Background: an optimization exercise with open tools, aiming at small area. Do not read the settings as production practice. Only simulation tests tie the RTL to the original design; equivalence was not proved. Power and IR drop assume default switching activity.

### flow/constraint.sdc
create_clock -name core_clock -period 14.0 [get_ports {clk_i}]
set_input_delay 2.8000 -clock core_clock [delete_from_list [all_inputs] [get_ports {clk_i}]]
set_output_delay 2.8000 -clock core_clock [all_outputs]
set_load 0.01 [all_outputs]
### flow/design.v
`timescale 1ns / 1ps
module alu_32_bit (
	input  wire [31:0]   in1,
	input  wire [31:0]   in2, 
	input  wire [3:0] op, 
	output wire [31:0]   out
);
	reg [31:0] out_w;
	always @(*) 
	begin
     	case(op)
		4'b0000: out_w = in1 + in2;
		4'b0001: out_w = in1<<in2[3:0];
		4'b0010: out_w = $signed(in1) < $signed(in2);		
		4'b0011: out_w = in1 < in2;
		4'b0100: out_w = in1 ^ in2;
		4'b0101: out_w = in1 >> in2[3:0];
		4'b0110: out_w = in1 | in2;
		4'b0111: out_w = in1 & in2;
		4'b1000: out_w = in1 - in2;
		4'b1101: out_w = $signed(in1) >>> in2[3:0];
		4'b1001: out_w = in1 == in2;  
		4'b1010: out_w = in1 != in2;  
		4'b1011: out_w = $signed(in1) < $signed(in2);  
		4'b1100: out_w = $signed(in1) >= $signed(in2);  
		4'b1110: out_w = in1 < in2;  
		4'b1111: out_w = in1 >= in2;  
		default: out_w = 32'bx;
		endcase
	end
	assign out = out_w;
endmodule
`timescale 1ns / 1ps
module rf(
    input clk,
	 input reset,
    input [4:0] rs1,
    input [4:0] rs2,
    input [4:0] rd,
    input we,
    output [31:0] rv1,
    output [31:0] rv2,
    input [31:0] indata,
	 output [31:0] x31,
	 output [31:0] x3,
	 output [31:0] x4,
	 output [31:0] x10
    );
	 reg [31:0] register_field[31:0];
integer i;	
assign rv1 = register_field[rs1];
assign rv2 = register_field[rs2];
assign x31 = register_field['d31];
assign x3 = register_field['d3];
assign x4 = register_field['d4];
assign x10 = register_field['d10];
always @(posedge clk)
begin
	if(reset)
	begin
		for(i=0; i<32; i=i+1)
		begin 
			register_field[i] <= 32'h00000000;
		end
	end
	else
	begin
		if(we)
		begin
			if(rd == 5'b00000)
			begin
				register_field[rd] <= 'b0;
			end
			else
			begin
				register_field[rd] <= indata;
			end
		end
		else
		begin
			register_field[rd] <= register_field[rd];
		end
	end
end
endmodule
`timescale 1ns / 1ps
module multiply #(
	parameter WIDTH = 32,
	parameter CTR_WIDTH = 7
) (
	input clk_i,
	input reset_i,  
	input enable_i,  
	input [WIDTH-1:0] a_i,
	input [WIDTH-1:0] b_i,
	input [1:0]       mini_opcode_i,
	output [WIDTH-1:0] mul_out_o,
	output             valid_o
) ;
   reg [CTR_WIDTH-1:0] ctr_r;
	reg [(WIDTH*2)-1:0] multiplier;
	reg [(WIDTH*2)-1:0] multiplicand;
	reg [WIDTH:0] lower_product;
	reg [WIDTH-1:0] higher_product;
	reg [(WIDTH*2)-1:0] shifted_multiplier;
	reg valid_1, valid_2, valid_3;
	always @(*)
	begin
		case(mini_opcode_i)
		2'b00,
		2'b01: 
				begin
					multiplier   = {(1<<WIDTH)-a_i[WIDTH-1],a_i};
					multiplicand = {(1<<WIDTH)-b_i[WIDTH-1],b_i};
				end
		2'b10: 
				begin
					multiplier   = {(1<<WIDTH)-a_i[WIDTH-1],a_i};
					multiplicand = {32'h00000000,b_i};
				end
		2'b11: 
				begin
					multiplier   = {32'h00000000,a_i};
					multiplicand = {32'h00000000,b_i};
				end
		default:
				begin
					multiplier   = 'b0;
					multiplicand = 'b0;
				end
		endcase
	end
   always @(posedge clk_i)
	begin
		if (reset_i) 
		begin
			valid_1            <= 'b0;
			shifted_multiplier <= 'b0;
			ctr_r              <= 'b0;
		end
      else 
		begin 
			if(ctr_r[CTR_WIDTH-1] == 'b0) 
			begin
				ctr_r <= ctr_r + 'b1;
				valid_1 <= 1'b0;
				if(multiplicand[ctr_r])
				begin
					shifted_multiplier <= (multiplier<<ctr_r);
				end
				else
				begin
					shifted_multiplier <= 'b0;
				end
			end
			else
			begin
				if(valid_1)
				begin
					shifted_multiplier <= 'b0;
					ctr_r   				 <= 'b0;
					valid_1				 <= 'b0;
				end
				else
				begin
					shifted_multiplier <= shifted_multiplier;
					ctr_r   				 <= ctr_r;
					valid_1				 <= 'b1;
				end
			end
		end
	end
	always @(posedge clk_i)
	begin
		if(reset_i)
		begin
			valid_2       <= 'b0;
			lower_product <= 'b0;
		end
		else
		begin
			valid_2 <= valid_1;
			if(valid_1)
			begin
				lower_product <= lower_product;
			end
			else
			begin
				lower_product <= lower_product + shifted_multiplier[31:0];
			end
		end
	end
	always @(posedge clk_i)
	begin
		if(reset_i)
		begin
			valid_3        <= 'b0;
			higher_product <= 'b0;
		end
		else
		begin
			valid_3 <= valid_2;
			if(valid_2)
			begin
				higher_product <= higher_product;
			end
			else
			begin
				higher_product <= higher_product + lower_product[32] + shifted_multiplier[63:32];
			end
		end
	end
	assign mul_out_o = (mini_opcode_i == 2'b00) ? lower_product : higher_product;
	assign valid_o   = valid_3 && enable_i;
endmodule  
module peripheral(
  input clk,			 
  input reset,			 
  input ce,				 
  input we,				 
  input [1:0] addr,   
  input [31:0] wdata, 
  input valid_stall_i,
  output [31:0] rdata,  
  output valid_o
);
	reg [31:0] accumulator;
	reg [31:0] counter;
	reg [1:0] counter_valid;
	reg [31:0] rdata_w;
	always @(*)
	begin
		if(addr == 2'b10)
		begin
			rdata_w = accumulator;
		end
		else if(addr == 2'b11)
		begin
			rdata_w = counter;
		end
		else
		begin
			rdata_w = 'b0;
		end
	end
	assign rdata = rdata_w;
	always @(posedge clk) begin
		if(reset) begin
			accumulator <= 'b0;
			counter <= 'b0;
		end
		else 
		begin
			if(valid_stall_i)
			begin
				accumulator <= accumulator;
				counter <= counter;
			end
			else
			begin
				if(ce && we) begin
					if(addr == 2'b00) begin
						accumulator <= 'b0;
						counter <= 'b0;
					end
					else if(addr == 2'b01) begin
						accumulator <= accumulator + wdata;
						counter <= counter + 'b1;
					end
					else begin
						accumulator <= accumulator;
						counter <= counter;
					end
				end
				else begin
					accumulator <= accumulator;
					counter <= counter;	
				end
			end
		end
	end
	always @(posedge clk)
		begin
			if(reset)
			begin
				counter_valid <= 'b0;
			end
			else
			begin
				counter_valid <= counter_valid + 'b1;
			end
		end
		assign valid_o = (counter_valid == 'b0) ? 'b1 : 'b0;
endmodule
`timescale 1ns / 1ps
module dmem(
	input clk,					 
	input reset,
	input [31:0] daddr_i,	 
	input [31:0] dwdata_i,	 
	input [3:0] we_i,		 
	input ce_i,
	output [31:0] drdata_o,	 
	output valid_o,
	output [31:0] mem_addr_o,
	output [31:0] mem_wdata_o,
	output [3:0]  mem_we_o,
	input  [31:0] mem_rdata_i
);
		reg [1:0] counter;
		assign mem_addr_o = daddr_i;
		assign drdata_o = mem_rdata_i;
		assign mem_wdata_o = dwdata_i;
		assign mem_we_o = (daddr_i<128 && ce_i==1) ? we_i : 4'b0000;
		always @(posedge clk)
		begin
			if(reset)
			begin
				counter <= 'b0;
			end
			else
			begin
				counter <= counter + 'b1;
			end
		end
		assign valid_o = (counter == 'b0) ? 'b1 : 'b0;
endmodule 
`timescale 1ns / 1ps
module dmem_decoder(
	input  [31:0] alu_out_i,		 
	input  [5:0] instr_opcode_i,	 
	input	 [31:0] indata_i,			 
	input	 peripheral_ce,			 
	output [31:0] w_data_o,	 
	output per_we_o,  
	output [3:0] we_o			 
);
	reg [31:0] w_data_r;
	reg [3:0] we_r;
	reg per_we_r;
	always@(*) 
		begin
			case(instr_opcode_i)
				6'b101000: 
					begin
						case (alu_out_i[1:0])
							2'b00:
								begin
									w_data_r = {24'b0,indata_i[7:0]};
									we_r = 4'b0001;
									per_we_r = 1'b1;
								end
							2'b01:
								begin			
									w_data_r = {16'b0,indata_i[7:0],8'b0};
									we_r = 4'b0010;
									per_we_r = 1'b1;
								end
							2'b10:
								begin
									w_data_r = {8'b0,indata_i[7:0],16'b0};
									we_r = 4'b0100;			
									per_we_r = 1'b1;				
								end
							2'b11:
								begin
									w_data_r = {indata_i[7:0],24'b0};
									we_r = 4'b1000;	
									per_we_r = 1'b1;
								end
						endcase
					end
				6'b101001:
					begin
						case (alu_out_i[1:0])
							2'b00:
								begin
									w_data_r = {16'b0,indata_i[15:8],indata_i[7:0]};
									we_r = 4'b0011;	
									per_we_r = 1'b1;
								end
							2'b10:
								begin
									w_data_r = {indata_i[15:8],indata_i[7:0],16'b0};
									we_r = 4'b1100;
									per_we_r = 1'b1;
								end
							default:
								begin
									w_data_r = 32'b0;
									we_r = 4'b0000;
									per_we_r = 1'b0;
								end
						endcase
					end
				6'b101010: 
					begin
						w_data_r = indata_i;
						we_r = 4'b1111;
						per_we_r = 1'b1;
					end
				default:
					begin 
						w_data_r = 'b0;
						we_r = 4'b0000;
						per_we_r = 1'b0;
					end
			endcase
		end
	assign w_data_o = w_data_r;
	assign we_o = we_r & {4{~peripheral_ce}};
	assign per_we_o = per_we_r & peripheral_ce;
endmodule 
`timescale 1ns / 1ps
module pipeline_if(
	input clk_i,
	input reset_i,
	input [31:0] pc_new_i,
   input if_branch_i, 
	input valid_stall_i,
	output [31:0] imem_addr_o,
	input  [31:0] imem_data_i,
   output [31:0] instr_o,
	output [31:0] pc_o,
	output stall_load_o
   );
reg [31:0] pc_r;
reg [4:0] rd_previous_r;
reg 		 rd_previous_activate_r;
reg [31:0] instr_o_r;
reg [31:0] pc_o_r;
reg stall_load_o_r;
wire [31:0] idata;
reg [31:0] pc_next_w;
reg stall_load_w;
   assign imem_addr_o = pc_r;
   assign idata = imem_data_i;
always @(posedge clk_i)
begin
	if( reset_i )
	begin
		rd_previous_r <= 'b0;
		rd_previous_activate_r <= 'b0;
	end
	else
	begin
		if(valid_stall_i)
		begin
			rd_previous_r <= rd_previous_r;
			rd_previous_activate_r <= rd_previous_activate_r;
		end
		else
		begin
			rd_previous_r <= idata[11:7];	
			if( idata[6:2] == 5'b00000 )
			begin
				rd_previous_activate_r <= 1'b1;
			end
			else
			begin
				rd_previous_activate_r <= 1'b0;
			end
		end
	end
end
	always @(*)
	begin
		if(if_branch_i)
		begin
			pc_next_w = pc_new_i & 32'hfffffffc;
			stall_load_w = 'b0;
		end
		else
		begin
			if( (idata[6:2] == 5'b01101) && (idata[6:2] == 5'b00101) && (idata == 5'b11011) )
			begin
				pc_next_w = pc_r + 'd4;
				stall_load_w = 'b0;
			end
			else
			begin
				if( rd_previous_activate_r )
				begin
					if( ((idata[19:15] == rd_previous_r)) || (( (idata[6:2] == 5'b11000) || (idata[6:2] == 5'b01100) || (idata[6:2] == 5'b01000) ) && (idata[24:20] == rd_previous_r)) )  
					begin
						pc_next_w = pc_r;
						stall_load_w = 'b1;
					end
					else
					begin
						pc_next_w = pc_r + 'd4;
						stall_load_w = 'b0;
					end
				end
				else
				begin
					pc_next_w = pc_r + 4'd4;
					stall_load_w = 'b0;
				end
			end
		end
	end
	always @(posedge clk_i)
	begin
		if( reset_i )
		begin
			pc_r <= 'b0;
		end
		else
		begin
			if(valid_stall_i)
			begin
				pc_r <= pc_r;
			end
			else
			begin
				pc_r <= pc_next_w;
			end
		end
	end
	always @( posedge clk_i )
	begin
		if(reset_i)
		begin
			instr_o_r      <= 'h00000013;
			pc_o_r         <= 'b0;
			stall_load_o_r <= 'b0;
		end
		else
		begin
			if(valid_stall_i)
			begin
				instr_o_r      <= instr_o_r;
				pc_o_r         <= pc_o_r;
				stall_load_o_r <= stall_load_o_r;
			end
			else
			begin
				instr_o_r      <= idata;
				pc_o_r         <= pc_r;
				stall_load_o_r <= stall_load_w;
			end
		end
	end
	assign instr_o      = instr_o_r;
	assign pc_o         = pc_o_r;
	assign stall_load_o = stall_load_o_r;
endmodule 
`timescale 1ns / 1ps
module pipeline_id(
	 input clk_i,
	 input reset_i,
    input [31:0] instr_i,
    input [31:0] pc_i,
	 input stall_load_i,
	 input valid_stall_i,
    output [4:0] rs1_o,
    output [4:0] rs2_o,
    output [4:0] rd_o,
    output [3:0] alu_op_o,
    output [31:0] imm_o,
    output [5:0] main_opcode_o,
    output [31:0] pc_o,
	 output [3:0] reg_forwarding_type_o,
	 output stall_load_o
    );
	reg [4:0] rs1_o_r;
	reg [4:0] rs2_o_r;
	reg [4:0] rd_o_r;
	reg [3:0] alu_op_o_r;
	reg [31:0] imm_o_r;
	reg [5:0] main_opcode_o_r;
	reg [31:0] pc_o_r;
	reg stall_load_o_r;
	reg [3:0] alu_op_w;
	reg [31:0] imm_w;
	reg [5:0] main_opcode_temp_w;
	wire [4:0] rs1_w;
	wire [4:0] rs2_w;
	wire [4:0] rd_w;
	reg [3:0] reg_forwarding_type_o_r;
	reg [3:0] reg_forwarding_type_w;
	reg rs1_rd_yes_w;
	reg rs2_rd_yes_w;
	reg rs1_rd_2_yes_w;
	reg rs2_rd_2_yes_w;
	reg [5:0] main_opcode_previous_two_r;
	reg [4:0] rd_previous_two_r;
	assign rs1_w = instr_i[19:15];
	assign rs2_w = instr_i[24:20];
	assign rd_w  = instr_i[11:7];
	always @(posedge clk_i)
	begin
		if(reset_i)
		begin
			main_opcode_previous_two_r <= 'b0;
			rd_previous_two_r          <= 'b0;
		end
		else
		begin
			if(valid_stall_i)
			begin
				main_opcode_previous_two_r <= main_opcode_previous_two_r;
				rd_previous_two_r          <= rd_previous_two_r;
			end
			else
			begin
				main_opcode_previous_two_r <= main_opcode_o_r;
				rd_previous_two_r          <= rd_o_r;
			end
		end
	end
	always @(*)
	begin
		rs1_rd_yes_w   = 1'b0;
		rs1_rd_2_yes_w = 1'b0;
		rs2_rd_yes_w   = 1'b0;
		rs2_rd_2_yes_w = 1'b0;
		if(stall_load_o_r)
		begin
			if(rd_previous_two_r == rs1_w)  
			begin
				reg_forwarding_type_w = 4'b0100;
			end
			else  
			begin
				reg_forwarding_type_w = 4'b0101;
			end
		end
		else
		begin
			if( (rd_o_r == rs1_w) && (main_opcode_o_r[5] == 1'b0 || main_opcode_o_r[5:3] == 3'b111) && (rd_o_r != 'b0) )  
			begin
				rs1_rd_yes_w = 1'b1;
			end
			else
			begin
				rs1_rd_yes_w = 1'b0;
			end
			if( (rd_previous_two_r == rs1_w) && (main_opcode_previous_two_r[5] == 1'b0 || main_opcode_previous_two_r[5:3] == 3'b111) && (rd_previous_two_r != 'b0) )  
			begin
				rs1_rd_2_yes_w = 1'b1;
			end
			else
			begin
				rs1_rd_2_yes_w = 1'b0;
			end
			if( ((instr_i[6:2] == 5'b11000) || (instr_i[6:2] == 5'b01100) || (instr_i[6:2] == 5'b01000)) && (rd_o_r == rs2_w) && (main_opcode_o_r[5] == 1'b0 || main_opcode_o_r[5:3] == 3'b111) && (rd_o_r != 'b0) )  
			begin
				rs2_rd_yes_w = 1'b1;
			end
			else
			begin
				rs2_rd_yes_w = 1'b0;
			end
			if( ((instr_i[6:2] == 5'b11000) || (instr_i[6:2] == 5'b01100) || (instr_i[6:2] == 5'b01000)) && (rd_previous_two_r == rs2_w) && (main_opcode_previous_two_r[5] == 1'b0 || main_opcode_previous_two_r[5:3] == 3'b111) && (rd_previous_two_r != 'b0) )  
			begin
				rs2_rd_2_yes_w = 1'b1;
			end
			else
			begin
				rs2_rd_2_yes_w = 1'b0;
			end		
			case({rs1_rd_yes_w,rs1_rd_2_yes_w,rs2_rd_yes_w,rs2_rd_2_yes_w})
			4'b0000: reg_forwarding_type_w = 4'b1111;  
			4'b0001: reg_forwarding_type_w = 4'b0011;  
			4'b0010: reg_forwarding_type_w = 4'b0001;  
			4'b0011: reg_forwarding_type_w = 4'b0001;  
			4'b0100: reg_forwarding_type_w = 4'b0010;  
			4'b0101: reg_forwarding_type_w = 4'b1001;  
			4'b0110: reg_forwarding_type_w = 4'b0111;  
			4'b1000: reg_forwarding_type_w = 4'b0000;  
			4'b1001: reg_forwarding_type_w = 4'b0110;  
			4'b1010: reg_forwarding_type_w = 4'b1000;  
			4'b1100: reg_forwarding_type_w = 4'b0000;  
			4'b1111: reg_forwarding_type_w = 4'b1000;  
			default: reg_forwarding_type_w = 4'b1111;
			endcase
		end
	end
	always @(*)
	begin
		case(instr_i[6:0])
		7'b0000011:  
					begin
						case(instr_i[14:12])
							3'b000,3'b001,3'b010,3'b100,3'b101:
								begin
									main_opcode_temp_w = {3'b100,instr_i[14:12]};
								end
							default : main_opcode_temp_w = 6'b001111;
						endcase
					end
		7'b0100011:  
					begin
						case(instr_i[14:12])
							3'b000,3'b001,3'b010:
								begin
									main_opcode_temp_w = {3'b101,instr_i[14:12]};
								end
							default : main_opcode_temp_w = 6'b001111;
						endcase
					end
		7'b0010011:  
					begin
						case(instr_i[14:12])
							3'b000,3'b001,3'b010,3'b011,3'b100,3'b101,3'b110,3'b111:
								begin
									main_opcode_temp_w = {2'b01,alu_op_w};
								end
							default : main_opcode_temp_w = 6'b001111;
						endcase
					end
		7'b0110011:  
					begin
						if(instr_i[25])  
							begin
								main_opcode_temp_w = {4'b1111,instr_i[13:12]};
							end
						else 
							begin
								case(instr_i[14:12])
									3'b000,3'b001,3'b010,3'b011,3'b100,3'b101,3'b110,3'b111:
										begin
											main_opcode_temp_w = {2'b00,alu_op_w};
										end
									default : main_opcode_temp_w = 6'b001111;
								endcase
							end
					end
		7'b1100011 :  
					begin
						case(instr_i[14:12])
							3'b000,3'b001,3'b100,3'b101,3'b110,3'b111:
								begin
									main_opcode_temp_w = {3'b110,instr_i[14:12]};
								end
							default : main_opcode_temp_w = 6'b001111;
						endcase
					end
		7'b0110111: main_opcode_temp_w = 6'b111000;  
		7'b0010111: main_opcode_temp_w = 6'b111001;  
		7'b1101111: main_opcode_temp_w = 6'b111010;  
		7'b1100111: main_opcode_temp_w = 6'b111011;  
		default: main_opcode_temp_w = 6'b001111;  
		endcase
	end
	always @(*)
	begin
		case(instr_i[6:2])
		5'b00000,  
		5'b01000,  
		5'b11001: alu_op_w = 4'b0000;
		5'b00100,  
		5'b01100:
					begin
						alu_op_w[2:0] = instr_i[14:12];
						if( ({instr_i[14:12],instr_i[5]}==4'b0001) || ({instr_i[14:12],instr_i[5]}==4'b1010) || ({instr_i[14:12],instr_i[5]}==4'b1011) )
						begin
							alu_op_w[3] = instr_i[30];
						end
						else
						begin
							alu_op_w[3] = 1'b0;
						end
					end
		5'b11000:  
					begin
						case(instr_i[14:12])
						3'b000: alu_op_w = 4'b1001;  
						3'b001: alu_op_w = 4'b1010;  
						3'b100: alu_op_w = 4'b1011;  
						3'b101: alu_op_w = 4'b1100;  
						3'b110: alu_op_w = 4'b1110;  
						3'b111: alu_op_w = 4'b1111;  
						default: alu_op_w = 4'b0000;
						endcase
					end
		default: alu_op_w = 4'b0000;
		endcase
	end	
	always @(*)
	begin
		case(instr_i[6:2])
		5'b00000:  
					begin
						imm_w = {(1<<20)-instr_i[31],instr_i[31:20]};
					end
		5'b01000:  
					begin
						imm_w = {(1<<20)-instr_i[31],instr_i[31:25],instr_i[11:7]}; 
					end
		5'b00100:  
					begin
						imm_w = {(1<<20)-instr_i[31],instr_i[31:20]};
					end
		5'b11000:  
					begin
						imm_w = {(1<<19)-instr_i[31],instr_i[31],instr_i[7],instr_i[30:25],instr_i[11:8],1'b0}; 
					end
		5'b01101: imm_w = {instr_i[31:12],12'h000};  
		5'b00101: imm_w = {instr_i[31:12],12'h000};  
		5'b11011: imm_w = {(1<<11)-instr_i[31],instr_i[31],instr_i[19:12],instr_i[20],instr_i[30:21],1'b0};  
		5'b11001: imm_w = {(1<<20)-instr_i[31],instr_i[31:20]};  
		default: imm_w = 'b0;
		endcase
	end
	always @(posedge clk_i)
	begin
		if(reset_i)
		begin
			rs1_o_r                 <= 'b0; 
			rs2_o_r                 <= 'b0;
			rd_o_r                  <= 'b0;
			alu_op_o_r              <= 'b0;
			imm_o_r                 <= 'b0;
			main_opcode_o_r         <= 'b0;
			pc_o_r                  <= 'b0;
			stall_load_o_r          <= 'b0;
			reg_forwarding_type_o_r <= 'b0;
		end
		else
		begin
			if(valid_stall_i)
			begin
				rs1_o_r                 <= rs1_o_r; 
				rs2_o_r                 <= rs2_o_r;
				rd_o_r                  <= rd_o_r;
				alu_op_o_r              <= alu_op_o_r;
				imm_o_r                 <= imm_o_r;
				main_opcode_o_r         <= main_opcode_o_r;
				pc_o_r                  <= pc_o_r;
				stall_load_o_r          <= stall_load_o_r;
				reg_forwarding_type_o_r <= reg_forwarding_type_o_r;
			end
			else
			begin
				rs1_o_r                 <= rs1_w; 
				rs2_o_r                 <= rs2_w;
				rd_o_r                  <= rd_w;
				alu_op_o_r              <= alu_op_w;
				imm_o_r                 <= imm_w;
				main_opcode_o_r         <= main_opcode_temp_w;
				pc_o_r                  <= pc_i;
				stall_load_o_r          <= stall_load_i;
				reg_forwarding_type_o_r <= reg_forwarding_type_w;
			end
		end
	end
	assign rs1_o                 = rs1_o_r; 
	assign rs2_o                 = rs2_o_r;
	assign rd_o                  = rd_o_r;
	assign alu_op_o              = alu_op_o_r;
	assign imm_o                 = imm_o_r;
	assign main_opcode_o         = main_opcode_o_r;
	assign pc_o                  = pc_o_r;
	assign stall_load_o          = stall_load_o_r;
	assign reg_forwarding_type_o = reg_forwarding_type_o_r;
endmodule 
`timescale 1ns / 1ps
module pipeline_ex(
	 input clk_i,
	 input reset_i,
    input [4:0] rs1_i, 
    input [4:0] rs2_i, 
	 input [4:0] rd_i,
    input [3:0] alu_op_i,
	 input [31:0] imm_i,
    input [31:0] pc_i,
	 input [5:0] main_opcode_i,
	 input stall_load_i,
	 input [3:0] reg_forwarding_type_i,
    input [4:0] rd_wb_i,  
	 input [31:0] indata_wb_i,
	 input we_wb_i,
	 input [31:0] reg_forwarding_mem_i,
	 input valid_stall_i,
    output [31:0] alu_out_o,
    output [31:0] wdata_o,  
	 output [31:0] mul_in1_o,  
	 output [4:0] rd_o,
	 output [5:0] main_opcode_o,
	 output [31:0] pc_new_o_wires,
    output if_branch_o_wires,
	 output main_stall_o_register,
	 output [31:0] x31,
	 output [31:0] x3,
	 output [31:0] x4,
	 output [31:0] x10
	 );
	reg [31:0] alu_out_o_r;
	reg [31:0] wdata_o_r;
	reg [4:0] rd_o_r;
	reg [5:0] main_opcode_o_r;
	reg main_stall_o_r;
	reg [31:0] mul_in1_o_r;
	reg [31:0] reg_forwarding_alu_one_r;
	reg [31:0] reg_forwarding_alu_two_r;
	reg  [31:0] alu_in1;
	reg  [31:0] alu_in2_before;
	wire [31:0] alu_in2;
	wire [31:0] alu_out;
	wire [4:0] rd_w;
	wire [31:0] indata_w;
	wire we_w;
	reg  [31:0] alu_out_main;
	wire [31:0] rv1;
	wire exception_o_wires;
	wire [31:0] rv2;
	reg if_previous_branch;
	reg if_previous_two_branch;
	reg if_previous_error;
	reg if_previous_two_error;
	wire if_branch_w;
	wire [1:0] error_write;
	always @(posedge clk_i)
	begin
		if(reset_i)
		begin
			if_previous_branch <= 'b0;
			if_previous_two_branch <= 'b0;
			if_previous_error <= 'b0;
			if_previous_two_error <= 'b0;
		end
		else
		begin
			if(valid_stall_i)
			begin
				if_previous_branch <= if_previous_branch;
				if_previous_two_branch <= if_previous_two_branch;
				if_previous_error <= if_previous_error;
				if_previous_two_error <= if_previous_two_error;
			end
			else
			begin
				if_previous_branch <= if_branch_w;
				if_previous_two_branch <= if_previous_branch;
				if_previous_error <= exception_o_wires;
				if_previous_two_error <= if_previous_error;
			end
		end
	end
	always @(posedge clk_i)
	begin
		if(reset_i)
		begin
			reg_forwarding_alu_one_r <= 'b0;
			reg_forwarding_alu_two_r <= 'b0;
		end	
		else
		begin
			if(valid_stall_i)
			begin
				reg_forwarding_alu_two_r <= reg_forwarding_alu_two_r;
				reg_forwarding_alu_one_r <= reg_forwarding_alu_one_r;
			end
			else
			begin
				reg_forwarding_alu_two_r <= reg_forwarding_alu_one_r;
				reg_forwarding_alu_one_r <= alu_out_main;
			end
		end
	end
	always @(*)
	begin
		case(reg_forwarding_type_i)
		4'b0000:
					begin 
						alu_in1        = reg_forwarding_alu_one_r;
						alu_in2_before = rv2;
					end
		4'b0001:
					begin 
						alu_in1        = rv1;
						alu_in2_before = reg_forwarding_alu_one_r;
					end
		4'b0010:
					begin 
						alu_in1        = reg_forwarding_alu_two_r;
						alu_in2_before = rv2;
					end
		4'b0011:
					begin 
						alu_in1        = rv1;
						alu_in2_before = reg_forwarding_alu_two_r;
					end
		4'b0100:
					begin 
						alu_in1        = reg_forwarding_mem_i;
						alu_in2_before = rv2;
					end
		4'b0101:
					begin 
						alu_in1        = rv1;
						alu_in2_before = reg_forwarding_mem_i;
					end
		4'b0110:
					begin 
						alu_in1        = reg_forwarding_alu_one_r;
						alu_in2_before = reg_forwarding_alu_two_r;
					end
		4'b0111:
					begin 
						alu_in1        = reg_forwarding_alu_two_r;
						alu_in2_before = reg_forwarding_alu_one_r;
					end
		4'b1000:
					begin 
						alu_in1        = reg_forwarding_alu_one_r;
						alu_in2_before = reg_forwarding_alu_one_r;
					end
		4'b1001:
					begin 
						alu_in1        = reg_forwarding_alu_two_r;
						alu_in2_before = reg_forwarding_alu_two_r;
					end
		4'b1111:
					begin 
						alu_in1        = rv1;
						alu_in2_before = rv2;
					end
		default: 
					begin 
						alu_in1        = rv1;
						alu_in2_before = rv2;
					end
		endcase
	end
	assign alu_in2 = (main_opcode_i[5:4] == 2'b00 || main_opcode_i[5:3] == 3'b110) ? alu_in2_before : imm_i;
	assign if_branch_w = ( (main_opcode_i == 6'b111010 || main_opcode_i == 6'b111011 || exception_o_wires || (main_opcode_i[5:3] == 3'b110 && alu_out == 'b1)) && (~if_previous_branch) && (~if_previous_two_branch) && (~stall_load_i) ) ? 1'b1 : 1'b0;
	assign pc_new_o_wires = ( exception_o_wires ) ? 124 : (main_opcode_i == 6'b111011) ? alu_in1 + imm_i : pc_i + imm_i;
	assign if_branch_o_wires = if_branch_w;
	assign exception_o_wires = (if_previous_branch | if_previous_two_branch | if_previous_error | if_previous_two_error) ? 'b0: ( (main_opcode_i[5:3] == 3'b100 || main_opcode_i[5:3] == 3'b101) && (alu_out >= 128 && alu_out < 512) || (((main_opcode_i == 6'b100001 || main_opcode_i == 6'b100101 || main_opcode_i == 6'b101001) && (alu_out[0]) ) || ((main_opcode_i == 6'b100010 || main_opcode_i == 6'b101010) && (alu_out[0] | alu_out[1]))) || (main_opcode_i == 6'b001111) ) ? 1'b1 : 1'b0;
	assign error_write = ( (main_opcode_i[5:3] == 3'b100 || main_opcode_i[5:3] == 3'b101) && (alu_out >= 128 && alu_out < 512) ) ? 'd1 : ( ((main_opcode_i == 6'b100001 || main_opcode_i == 6'b100101) && (alu_out[0]) ) || ((main_opcode_i == 6'b100010) && (alu_out[0] | alu_out[1])) ) ? 'd2 : ( (main_opcode_i == 6'b001111) ) ? 'd3 : 0;
	assign rd_w = ( exception_o_wires ) ? 31 : rd_wb_i;
	assign indata_w = ( exception_o_wires ) ? {pc_i[29:0],error_write} : indata_wb_i;
	assign we_w = (if_previous_error | if_previous_two_error | if_previous_branch | if_previous_two_branch )? 'b0 : ( exception_o_wires ) ? 'b1 : we_wb_i;
	always @(*)
	begin
		if(main_opcode_i[5] == 1'b0)
		begin
			alu_out_main = alu_out;
		end
		else
		begin
			case(main_opcode_i)
			6'b111000: alu_out_main = imm_i;
			6'b111001: alu_out_main = pc_i + imm_i;
			6'b111010, 
			6'b111011: alu_out_main = pc_i + 'd4;
			default: alu_out_main = alu_out;
			endcase
		end
	end
	always @(posedge clk_i)
	begin
		if(reset_i)
		begin
			alu_out_o_r 	 <= 'b0;
			wdata_o_r		 <= 'b0;
			rd_o_r			 <= 'b0;
			main_opcode_o_r <= 'b0;
			main_stall_o_r  <= 'b0;
			mul_in1_o_r     <= 'b0;
		end
		else
		begin
			if(valid_stall_i)
			begin
				alu_out_o_r 	 <= alu_out_o_r;
				wdata_o_r		 <= wdata_o_r;
				rd_o_r			 <= rd_o_r;
				main_opcode_o_r <= main_opcode_o_r;
				main_stall_o_r  <= main_stall_o_r;
				mul_in1_o_r     <= mul_in1_o_r;
			end
			else
			begin
				alu_out_o_r 	 <= alu_out_main;
				wdata_o_r		 <= alu_in2_before;
				rd_o_r			 <= rd_i;
				main_opcode_o_r <= main_opcode_i;
				main_stall_o_r  <= (stall_load_i) | (if_previous_branch) | (if_previous_two_branch);
				mul_in1_o_r     <= alu_in1;
			end
		end
	end
	assign alu_out_o  	         = alu_out_o_r;
	assign wdata_o	     	         = wdata_o_r;
	assign rd_o		               = rd_o_r;
	assign main_opcode_o          = main_opcode_o_r;
	assign main_stall_o_register  = main_stall_o_r;
	assign mul_in1_o              = mul_in1_o_r;
alu_32_bit alu_main_inst (
    .in1(alu_in1), 
    .in2(alu_in2), 
    .op(alu_op_i), 
    .out(alu_out)
    );
rf rf_module (
    .clk(clk_i), 
	 .reset(reset_i),
    .rs1(rs1_i), 
    .rs2(rs2_i), 
    .rd(rd_w), 
    .we(we_w), 
    .rv1(rv1), 
    .rv2(rv2), 
    .indata(indata_w),
	 .x31(x31),
	 .x3(x3),
	 .x4(x4),
	 .x10(x10)
    );
endmodule 
`timescale 1ns / 1ps
module pipeline_mem(
	input clk,					 	 
	input reset,				 	 
	input [31:0] alu_out_i,  	 
	input [31:0] dmem_data_i,	 
	input [5:0] opcode_i,	 	 
	input [4:0] rd_i,		 		 
	input stall_i,					 
	input [31:0] mul_in1_i,   
	input valid_stall_i,
	output [31:0] dmem_addr_o,
	output [31:0] dmem_wdata_o,
	output [3:0]  dmem_we_o,
	input  [31:0] dmem_rdata_i,
	output [5:0] opcode_o,	 	 
	output [31:0] alu_out_o, 	 
	output [4:0] rd_o,		 	 
	output [31:0] peripheral_read_o,
	output [31:0] dmem_read_o,
	output [31:0] mul_read_o,
	output valid_stall_o,
	output stall_o					 
);
	reg [31:0] dmem_out_r;	 
	reg [5:0] opcode_r;	 	 
	reg [31:0] alu_out_r; 	 
	reg [4:0] rd_r;		 	 
	reg stall_r;				 
	reg [31:0] peripheral_read_o_r;
	reg [31:0] dmem_read_o_r;
	reg [31:0] mul_read_o_r;
	reg multiply_pulse;
	wire [3:0] dmem_we_w;					 
	wire [31:0] dmem_corr_write_data_w;	 
	wire [31:0] peripheral_read_w;
	wire [31:0] dmem_read_w;
	wire [31:0] mul_read_w;
	wire peripheral_ce_w;
	wire peripheral_we_w;					 
	wire main_ce_w;
	wire dmem_ce_w;
	wire valid_main_w;
	wire multiply_ce_w;
	wire valid_dmem_w;
	wire valid_peripheral_w;
	wire valid_mul_w;
	wire multiply_pulse_main;
	assign main_ce_w = (opcode_i[5:3] == 3'b100 || opcode_i[5:3] == 3'b101 ) ? 1'b1 : 1'b0;
	assign peripheral_ce_w = (alu_out_i >= 'd512) && (main_ce_w) ? 1'b1 : 1'b0;
	assign dmem_ce_w = (alu_out_i <= 'd512) && (main_ce_w) ? 1'b1: 1'b0;
	assign multiply_ce_w = (opcode_i[5:2] == 4'b1111) ? 1'b1 : 1'b0;
	always @(posedge clk)
	begin
		if(reset)
		begin
			multiply_pulse <= 1'b1;
		end
		else
		begin
			if(multiply_ce_w)
			begin
				multiply_pulse <= 1'b0;
			end
			else
			begin
				multiply_pulse <= 1'b1;
			end
		end
	end
	assign multiply_pulse_main = multiply_ce_w && multiply_pulse;
	dmem dmem_instance(
		.clk(clk),																 
		.reset(reset),
		.daddr_i(alu_out_i),													 
		.dwdata_i(dmem_corr_write_data_w),								 
		.we_i(dmem_we_w&{4{~stall_i}}),		 
		.ce_i(dmem_ce_w),
		.drdata_o(dmem_read_w),	 
		.valid_o(valid_dmem_w),
		.mem_addr_o(dmem_addr_o),
		.mem_wdata_o(dmem_wdata_o),
		.mem_we_o(dmem_we_o),
		.mem_rdata_i(dmem_rdata_i)
	);
	peripheral accumulator(
		.clk(clk),						 
		.reset(reset),					 
		.ce(peripheral_ce_w),						 
		.we(peripheral_we_w&(~stall_i)),						 
		.addr(alu_out_i[3:2]),  					 
		.valid_stall_i(valid_stall_i),
		.wdata(dmem_corr_write_data_w),					 
		.rdata(peripheral_read_w),	 
		.valid_o(valid_peripheral_w)
		);
	multiply multiplier (
    .clk_i(clk), 
    .reset_i(reset | multiply_pulse_main), 
	 .enable_i(multiply_ce_w),
    .a_i(mul_in1_i), 
    .b_i(dmem_data_i), 
    .mini_opcode_i(opcode_i[1:0]), 
    .mul_out_o(mul_read_w), 
    .valid_o(valid_mul_w)
    );
	dmem_decoder dmem_decoder_instance(
			.alu_out_i(alu_out_i),					 
			.instr_opcode_i(opcode_i),				 
			.indata_i(dmem_data_i),					 
			.w_data_o(dmem_corr_write_data_w),	 
			.peripheral_ce(peripheral_ce_w),		 
			.we_o(dmem_we_w),							 
			.per_we_o(peripheral_we_w)	 
	);
	always @(posedge(clk))
		begin
			if(reset) begin
				opcode_r				  <= 'b0;
				alu_out_r 			  <= 'b0;
				rd_r    				  <= 'b0;
				stall_r   			  <= 'b0;
				peripheral_read_o_r <= 'b0;
				dmem_read_o_r 		  <= 'b0;
				mul_read_o_r		  <= 'b0;
			end
			else 
			begin
				if(valid_stall_i)
				begin
					opcode_r  			  <= opcode_r;
					alu_out_r 			  <= alu_out_r;
					rd_r  			     <= rd_r;
					stall_r   			  <= stall_r;
					peripheral_read_o_r <= peripheral_read_o_r;
					dmem_read_o_r 		  <= dmem_read_o_r;
					mul_read_o_r 		  <= mul_read_o_r;
				end
				else
				begin
					opcode_r				  <= opcode_i;
					alu_out_r 			  <= alu_out_i;
					rd_r      			  <= rd_i;
					stall_r			     <= stall_i;
					peripheral_read_o_r <= peripheral_read_w;
					dmem_read_o_r 		  <= dmem_read_w;
					mul_read_o_r		  <= mul_read_w;
				end
			end
		end
	assign opcode_o =	 opcode_r;		 
	assign alu_out_o = alu_out_r;		 
	assign rd_o = rd_r;					 
	assign stall_o = stall_r;			 
	assign peripheral_read_o = peripheral_read_o_r;
	assign dmem_read_o = dmem_read_o_r;
	assign mul_read_o = mul_read_o_r;
	assign valid_main_w = (valid_peripheral_w && peripheral_ce_w) ||  (dmem_ce_w && valid_dmem_w) || (multiply_ce_w && valid_mul_w);
	assign valid_stall_o = ((main_ce_w == 1'b1 || multiply_ce_w) && (valid_main_w == 1'b0) ) ? 1'b1 : 1'b0;
endmodule 
`timescale 1ns / 1ps
module pipeline_wb(
	input [5:0] opcode_i,
	input [4:0] rd_i,
	input [31:0] alu_out_i,
	input stall_i,
	input [31:0] peripheral_read_i,
	input [31:0] dmem_read_i,
	input [31:0] mul_read_i,
	output [31:0] reg_data_o,
	output reg_we_o,
	output [4:0] rd_o,
	output [31:0] dmem_out_o
);
	reg reg_we_w;
	reg [31:0] reg_data_r;
	wire [31:0] rf_write_out;				 
	reg  [31:0] dmem_read_w_local;
	always@(*) begin
		case(opcode_i[5])
			1'b0:
				begin
					reg_data_r = alu_out_i;
					reg_we_w  = 'b1;
				end
			1'b1:
				begin
					case(opcode_i[4:3])
						2'b10,2'b01:
							begin
								reg_data_r = 'b0;
								reg_we_w  = 'b0;
							end
						2'b11:
							begin
								if(opcode_i[2] == 1) 
									begin
										reg_data_r = mul_read_i;
										reg_we_w = 'b1;
									end
								else
									begin
										reg_data_r = alu_out_i;
										reg_we_w = 'b1;
									end
							end
						2'b00:
							begin
								reg_data_r = dmem_read_w_local;
								reg_we_w = 'b1;	
							end
					endcase
				end
		endcase
	end
	assign rf_write_out = (alu_out_i >= 'd512) ? peripheral_read_i : dmem_read_i ;
	always @(*)
	begin
		case(opcode_i[2:0])
		3'b000:
				begin
					case(alu_out_i[1:0])
					2'b00: dmem_read_w_local = {(1<<24)-rf_write_out[7],rf_write_out[7:0]};
					2'b01: dmem_read_w_local = {(1<<24)-rf_write_out[15],rf_write_out[15:8]};
					2'b10: dmem_read_w_local = {(1<<24)-rf_write_out[23],rf_write_out[23:16]};
					2'b11: dmem_read_w_local = {(1<<24)-rf_write_out[31],rf_write_out[31:24]};
					default: dmem_read_w_local = 'b0;
					endcase
				end
		3'b001:
				begin
					case(alu_out_i[1:0])
					2'b00: dmem_read_w_local = {(1<<16)-rf_write_out[15],rf_write_out[15:0]};
					2'b10: dmem_read_w_local = {(1<<16)-rf_write_out[31],rf_write_out[31:16]};
					default: dmem_read_w_local = 'b0;
					endcase
				end
		3'b010: dmem_read_w_local = rf_write_out;
		3'b100:
				begin
					case(alu_out_i[1:0])
					2'b00: dmem_read_w_local = {24'b0,rf_write_out[7:0]};
					2'b01: dmem_read_w_local = {24'b0,rf_write_out[15:8]};
					2'b10: dmem_read_w_local = {24'b0,rf_write_out[23:16]};
					2'b11: dmem_read_w_local = {24'b0,rf_write_out[31:24]};
					default: dmem_read_w_local = 'b0;
					endcase
				end
		3'b101:
				begin
					case(alu_out_i[1:0])
					2'b00: dmem_read_w_local = {16'b0,rf_write_out[15:0]};
					2'b10: dmem_read_w_local = {16'b0,rf_write_out[31:16]};
					default: dmem_read_w_local = 'b0;
					endcase
				end
		default: dmem_read_w_local = 'b0;
		endcase
	end
	assign rd_o = rd_i;
	assign reg_we_o = reg_we_w & (~stall_i);
	assign reg_data_o = reg_data_r;
	assign dmem_out_o = dmem_read_w_local;
endmodule 
`timescale 1ns / 1ps
module CPU(
		input clk_i,
		input reset_i,
		output [31:0] pc,
		output [31:0] x31,
		output [31:0] x3,
		output [31:0] imem_addr_o,
		input  [31:0] imem_data_i,
		output [31:0] dmem_addr_o,
		output [31:0] dmem_wdata_o,
		output [3:0]  dmem_we_o,
		input  [31:0] dmem_rdata_i
    );
		wire [31:0] pc_new_ex_w;
		wire if_branch_ex_w;
		wire main_stall_ex_w;
		wire [31:0] instr_if_w;
		wire [31:0] pc_if_w;
		wire stall_load_if_w;
		wire [4:0] rs1_id_w;
		wire [4:0] rs2_id_w;
		wire [4:0] rd_id_w;
		wire [3:0] alu_op_id_w;
		wire [31:0] imm_id_w;
		wire [5:0] main_opcode_id_w;
		wire [31:0] pc_id_w;
		wire [3:0] reg_forwarding_type_id_w;
		wire stall_load_id_w;
		wire [31:0] alu_out_ex_w;
		wire [4:0] rd_ex_w;
		wire [5:0] main_opcode_ex_w;
		wire [31:0] dmem_out_mem_w;
		wire [5:0] opcode_mem_w;
		wire [31:0] alu_out_mem_w;
		wire stall_mem_w;
		wire [4:0] rd_wb_w;
		wire [31:0] indata_wb_w;
		wire [31:0] wdata_ex_w;
		wire we_wb_w;
		wire [4:0] rd_mem_w;
		wire valid_stall_mem_w;
		wire [31:0] dmem_out_wb_w;
		wire [31:0] dmem_read_mem_w;
		wire [31:0] peripheral_read_mem_w;
		wire [31:0] mul_read_mem_w;
		wire [31:0] mul_in_ex_w;
		assign pc = pc_if_w;
		wire [31:0] x4, x10;
pipeline_if IF_STAGE (
    .clk_i(clk_i), 
    .reset_i(reset_i), 
    .pc_new_i(pc_new_ex_w), 
    .if_branch_i(if_branch_ex_w), 
	 .valid_stall_i(valid_stall_mem_w),
    .imem_addr_o(imem_addr_o),
    .imem_data_i(imem_data_i),
    .instr_o(instr_if_w), 
    .pc_o(pc_if_w), 
    .stall_load_o(stall_load_if_w)
    );
pipeline_id ID_STAGE (
    .clk_i(clk_i), 
    .reset_i(reset_i), 
    .instr_i(instr_if_w), 
    .pc_i(pc_if_w), 
    .stall_load_i(stall_load_if_w), 
	 .valid_stall_i(valid_stall_mem_w),
    .rs1_o(rs1_id_w), 
    .rs2_o(rs2_id_w), 
    .rd_o(rd_id_w), 
    .alu_op_o(alu_op_id_w), 
    .imm_o(imm_id_w), 
    .main_opcode_o(main_opcode_id_w), 
    .pc_o(pc_id_w), 
    .reg_forwarding_type_o(reg_forwarding_type_id_w), 
    .stall_load_o(stall_load_id_w)
    );
pipeline_ex EX_STAGE (
    .clk_i(clk_i), 
    .reset_i(reset_i), 
    .rs1_i(rs1_id_w), 
    .rs2_i(rs2_id_w), 
    .rd_i(rd_id_w), 
    .alu_op_i(alu_op_id_w), 
    .imm_i(imm_id_w), 
    .pc_i(pc_id_w), 
    .main_opcode_i(main_opcode_id_w), 
    .reg_forwarding_type_i(reg_forwarding_type_id_w), 
	 .stall_load_i(stall_load_id_w),
	 .rd_wb_i(rd_wb_w), 
    .indata_wb_i(indata_wb_w), 
    .we_wb_i(we_wb_w), 
    .reg_forwarding_mem_i(dmem_out_wb_w), 
	 .valid_stall_i(valid_stall_mem_w),
    .alu_out_o(alu_out_ex_w), 
    .wdata_o(wdata_ex_w), 
	 .mul_in1_o(mul_in_ex_w),
    .rd_o(rd_ex_w), 
    .main_opcode_o(main_opcode_ex_w), 
    .pc_new_o_wires(pc_new_ex_w), 
    .if_branch_o_wires(if_branch_ex_w),
	 .main_stall_o_register(main_stall_ex_w),
	 .x31(x31),
	 .x3(x3),
	 .x4(x4),
	 .x10(x10)
    );
pipeline_mem MEM_STAGE (
    .clk(clk_i), 
    .reset(reset_i), 
    .alu_out_i(alu_out_ex_w), 
    .dmem_data_i(wdata_ex_w), 
	 .mul_in1_i(mul_in_ex_w),
    .opcode_i(main_opcode_ex_w), 
    .rd_i(rd_ex_w), 
    .stall_i(main_stall_ex_w), 
	 .valid_stall_i(valid_stall_mem_w),
	 .dmem_addr_o(dmem_addr_o),
	 .dmem_wdata_o(dmem_wdata_o),
	 .dmem_we_o(dmem_we_o),
	 .dmem_rdata_i(dmem_rdata_i),
	 .dmem_read_o(dmem_read_mem_w),
	 .peripheral_read_o(peripheral_read_mem_w),
    .opcode_o(opcode_mem_w), 
    .alu_out_o(alu_out_mem_w), 
    .rd_o(rd_mem_w), 
    .stall_o(stall_mem_w),
	 .valid_stall_o(valid_stall_mem_w),
	 .mul_read_o(mul_read_mem_w)
    );
pipeline_wb WB_STAGE (
	 .dmem_read_i(dmem_read_mem_w),
	 .peripheral_read_i(peripheral_read_mem_w),
    .opcode_i(opcode_mem_w), 
    .rd_i(rd_mem_w), 
    .alu_out_i(alu_out_mem_w), 
    .stall_i(stall_mem_w), 
	 .mul_read_i(mul_read_mem_w),
    .reg_data_o(indata_wb_w), 
    .reg_we_o(we_wb_w), 
    .rd_o(rd_wb_w),
	 .dmem_out_o(dmem_out_wb_w)
    );
endmodule 
### flow/run.sh
#!/bin/bash
# synth_recipe.tcl (not shown) runs the flow's synth.tcl, then flattens the netlist and writes it again
# the make line also repeats each setting of config.mk as NAME=value (left out here)
make -C /OpenROAD-flow-scripts/flow DESIGN_CONFIG=/design/flow/config.mk WORK_HOME=/design/flow/orfs CLKGATE_MAP_FILE= SYNTH_SCRIPT=/design/flow/synth_recipe.tcl finish
### flow/config.mk
export PLATFORM = sky130hd
export DESIGN_NAME = CPU
export DESIGN_NICKNAME = CPU
export VERILOG_FILES = /design/flow/design.v
export SDC_FILE = /design/flow/constraint.sdc
export NUM_CORES = 4
export LEC_CHECK = 0
export CAP_MARGIN = 20
export CORE_MARGIN = 2
export CORE_UTILIZATION = 40
export PLACE_DENSITY = 0.6
export SLEW_MARGIN = 20
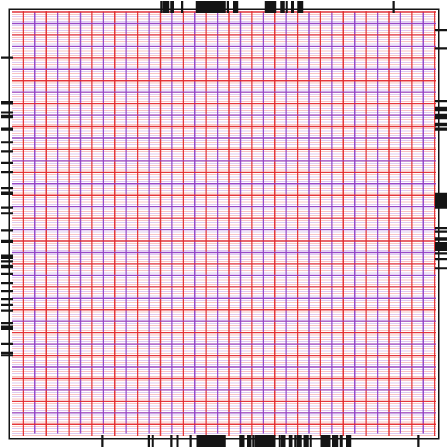
Fig. 1. PDN straps and rails.
Pins as bars on the die edge.
VDD: marked purple. VSS: marked red.
262 signal pins sit on the boundary. 37 straps on met5.

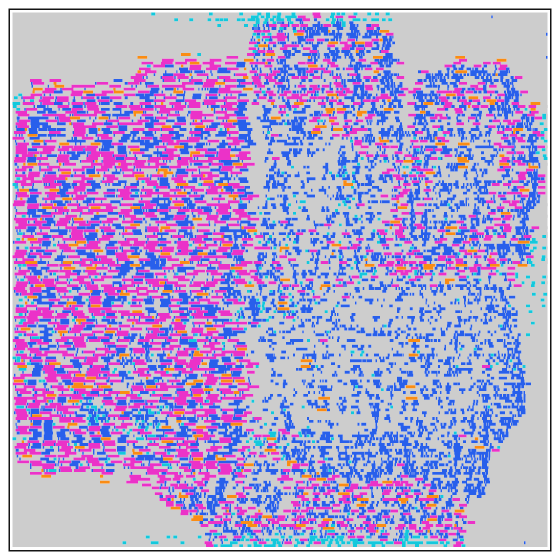
Fig. 2. Cell classes on the final placement.
Fill, decap, tap and diode cells in grey.
registers: marked magenta, cells 1680, share of their area 40%. clock drivers and dummy loads: marked orange, cells 355, share of their area 5.8%. remaining buffers and delay cells: marked cyan, cells 562, share of their area 4.6%. remaining logic cells: marked blue, cells 7559, share of their area 50%.

==> results.py <==
metrics = {
    "outcome": {
        "outcome": "complete, no violations",
    },
    "sta": {
        "fin_crit_sh_pct": 86.2,
        "tightest_slew_ps": 1250,
        "period_needed_ps": 12070,
        "whs_ps": 423,
        "rsz0062_at_grt": "false",
        "final-max-slew-violation-count": 0,
    },
    "cells_and_area": {
        "multi_input_area_um2": 54000,
        "fillers": 23670,
        "inverters": 203,
        "nets": 10324,
        "seq_area_share_pct": 38.4,
        "final_util_pct": 45.1,
        "clkCellAreaFrac_pct": 5.59,
        "top_regs": "EX_STAGE.rf_module.register_field: 1024 flops, MEM_STAGE.multiplier.shifted_multiplier: 64 flops, MEM_STAGE.multiplier.lower_product: 33 flops",
        "buffer_area_share_pct": 4.39,
        "synthToLayoutAreaGrowth_pct": 12.4,
        "multi_input_area_share_pct": 47.2,
        "design_area_um2": 114000,
        "diodes": 8,
    },
    "routing": {
        "post_drt_wl_per_cell_um": 33.5,
        "wl_mm": 453,
        "drt-initial-drc-count": 13068,
        "drt_pre_antenna_iters": 9,
        "drc": 0,
        "dr.max_layer_used": "met5",
        "ant_nets": 0,
    },
    "pwr": {
        "p_per_area_nw_per_um2": 147,
        "p_leak_nw": 39.9,
    },
    "logic_synthesis": {
        "synth_cells": 10099,
        "synthArstFlopShare_pct": 0,
        "synth_edf_count": 1024,
        "synth_seq_area_share_pct": 43.1,
        "yosys_warnings": 11,
        "synth_top_family_by_area": "multiplexers",
        "yosys_register_bits": 1680,
        "synthSimpleGateAreaFrac_pct": 15.3,
        "yosys_most_used_dff": "edfxtp_1",
        "synth-xor-area-share_pct": 2.00,
    },
    "critical_path": {
        "cp_num_cells": 28,
        "slowest_delay_ps": 900,
        "worstPathMaxFanout": 81,
        "r2r-end": "EX_STAGE.rf_module.register_field[4][28]$_SDFFCE_PN0P_",
        "cp_data_required_time_ps": 14490,
        "worstSetupPathType": "reg -> reg",
        "crit_arrival_ps": 12560,
        "cp-start-kind": "register",
        "crit_buf_inv": 5,
        "critPathMostFrequentCell": "nor2_1",
    },
    "global_routing": {
        "use_met3_pct": 7.58,
        "top_usage_layer": "met2",
    },
    "clock_tree": {
        "clock_sink_count": 1680,
        "root_buffer": "clkbuf_16",
        "clk_pin_slew_ps": 60,
        "clk_path_buf_depth": 3,
    },
    "place": {
        "dpl_cell_area_um2": 108000,
    },
    "min_path": {
        "holdCritStartpoint": "MEM_STAGE.dmem_instance.counter[0]$_SDFF_PP0_",
        "hold_end": "MEM_STAGE.dmem_instance.counter[0]$_SDFF_PP0_",
    },
    "floorplan": {
        "io_pins": 262,
    },
    "run": {
        "maxCapViolCount": 0,
    },
}
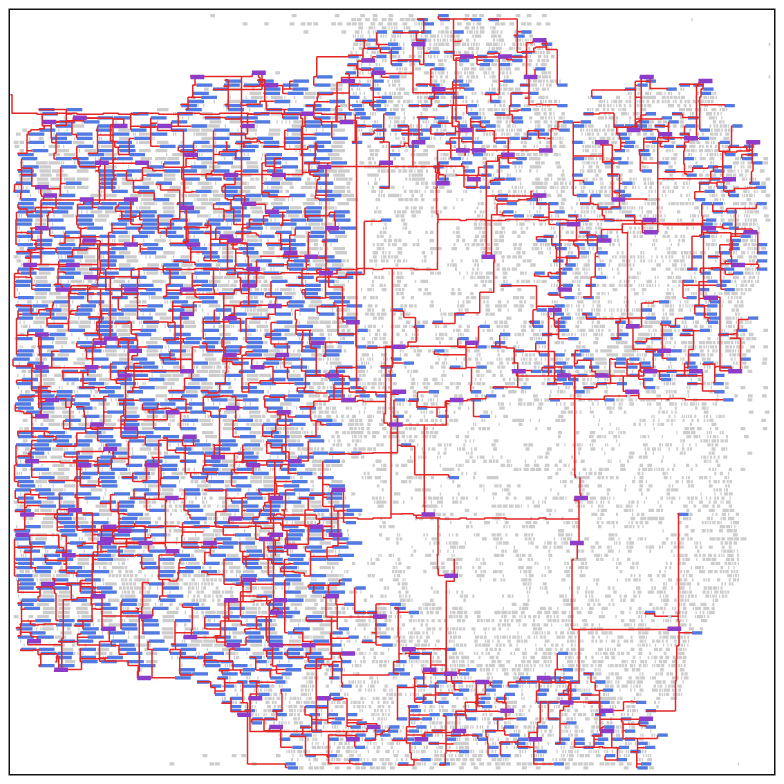
Fig. 3. Clock wires, drivers and flops.
clock wires: marked red, length 23.8 mm. flip-flops: marked blue, count 1680. clock-net drivers: marked purple, count 189.
Position of the flops: widely spread. There are 190 routed clock nets.

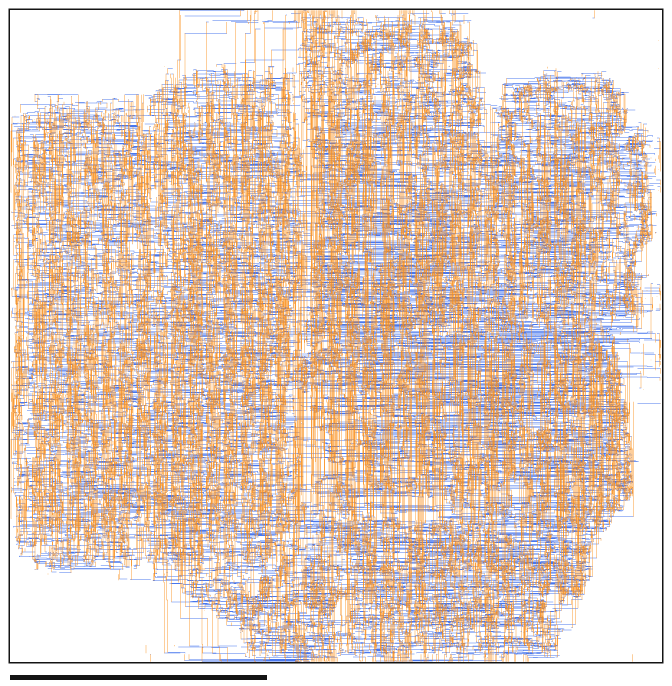
Fig. 4. Routed metal, one colour a layer.
Bar = 200 um. Only two layers are drawn.
M2: marked orange, wire length 203 mm. M1: marked blue, wire length 170 mm.

[cell usage in the layout, fill, tap and decap left out, types with 93 or more instances in the layout]
cell / netlist / final
buf_4: 21 / 293
mux4_2: 627 / 627
a21oi_1: 738 / 736
nand2_1: 1078 / 1046
nor3_1: 184 / 180
mux2i_1: 233 / 233
a22oi_1: 127 / 127
a22o_1: 98 / 98
nor2_1: 1640 / 1634
o21ai_0: 324 / 323
ha_1: 260 / 258
edfxtp_1: 1024 / 1024
inv_1: 192 / 190
dfxtp_1: 656 / 637
mux2_2: 102 / 102
nand3_1: 185 / 184
a211oi_1: 178 / 171
clkdlybuf4s50_1: 0 / 256
nor2b_1: 93 / 93
xnor2_1: 144 / 144
clkbuf_16: 0 / 190
[cell usage after synthesis (18+ instances only)]
master / n / area share (%)
nand3_1: 185 / 0.91
nand2_1: 1078 / 4.0
clkbuf_1: 704 / 2.6
a21o_1: 74 / 0.55
nand4_1: 42 / 0.26
a211o_1: 27 / 0.23
dfxtp_1: 656 / 13
o21bai_1: 29 / 0.21
o21ai_0: 324 / 1.6
mux4_2: 627 / 14
nor2_1: 1640 / 6.1
a22oi_1: 127 / 0.94
inv_1: 192 / 0.71
ha_1: 260 / 3.2
a21oi_1: 738 / 3.6
a2111oi_0: 23 / 0.20
nor4_1: 30 / 0.18
o22ai_1: 48 / 0.30
xor2_1: 88 / 0.76
a31oi_1: 50 / 0.31
o211ai_1: 84 / 0.62
mux2i_1: 233 / 2.3
or2_2: 36 / 0.22
o21a_1: 24 / 0.18
a22o_1: 98 / 0.84
a221oi_1: 44 / 0.38
o32ai_1: 24 / 0.21
o221ai_1: 18 / 0.15
nor3_1: 184 / 0.91
o2bb2ai_1: 32 / 0.28
buf_1: 80 / 0.30
buf_2: 85 / 0.42
and3_1: 60 / 0.37
nor2b_1: 93 / 0.57
or3_1: 91 / 0.56
nand2b_1: 59 / 0.36
a211oi_1: 178 / 1.3
buf_4: 21 / 0.15
xnor2_1: 144 / 1.2
mux2_2: 102 / 1.1
edfxtp_1: 1024 / 30
a222oi_1: 41 / 0.40
and2_1: 50 / 0.31
a311oi_1: 47 / 0.40
[report_power, final]
part | total, mW | leakage [nW] | internal, mW | switching [mW]
Sequential | 5.92 | 15.9 | 5.51 | 0.409
Combinational | 5.69 | 20.9 | 1.82 | 3.87
Clock | 5.18 | 3.09 | 2.91 | 2.26

## what the ideal ports hide
The results above use ideal ports. As a check the final layout listed here was re-extracted and re-timed, cells and wires unchanged.
Step 1 assumes that a clkbuf_16 drives the clock port and a buf_2 every other input.
Step 2 adds t to the input delays and takes it off the output delays; t is the mean of the earliest and latest rising clock arrival at the registers after step 1. Input paths then give back, and output paths get back, about the clock's delay inside the block.
Three values: ideal, step 1, step 2; two values: the first two.
shift t [ns]: 0.953
setup WS [ns]: 1.928 / 1.928 / 1.928
hold WS [ns]: 0.423 / 0.423 / 0.423
worst register clock-pin slew, ns: 0.07 / 0.07
pins driven straight from the clock port: 1
After both steps this run still meets setup and hold. For this run, drivers alone change the setup slack by 0.000 ns; drivers and shift together by 0.000 ns.
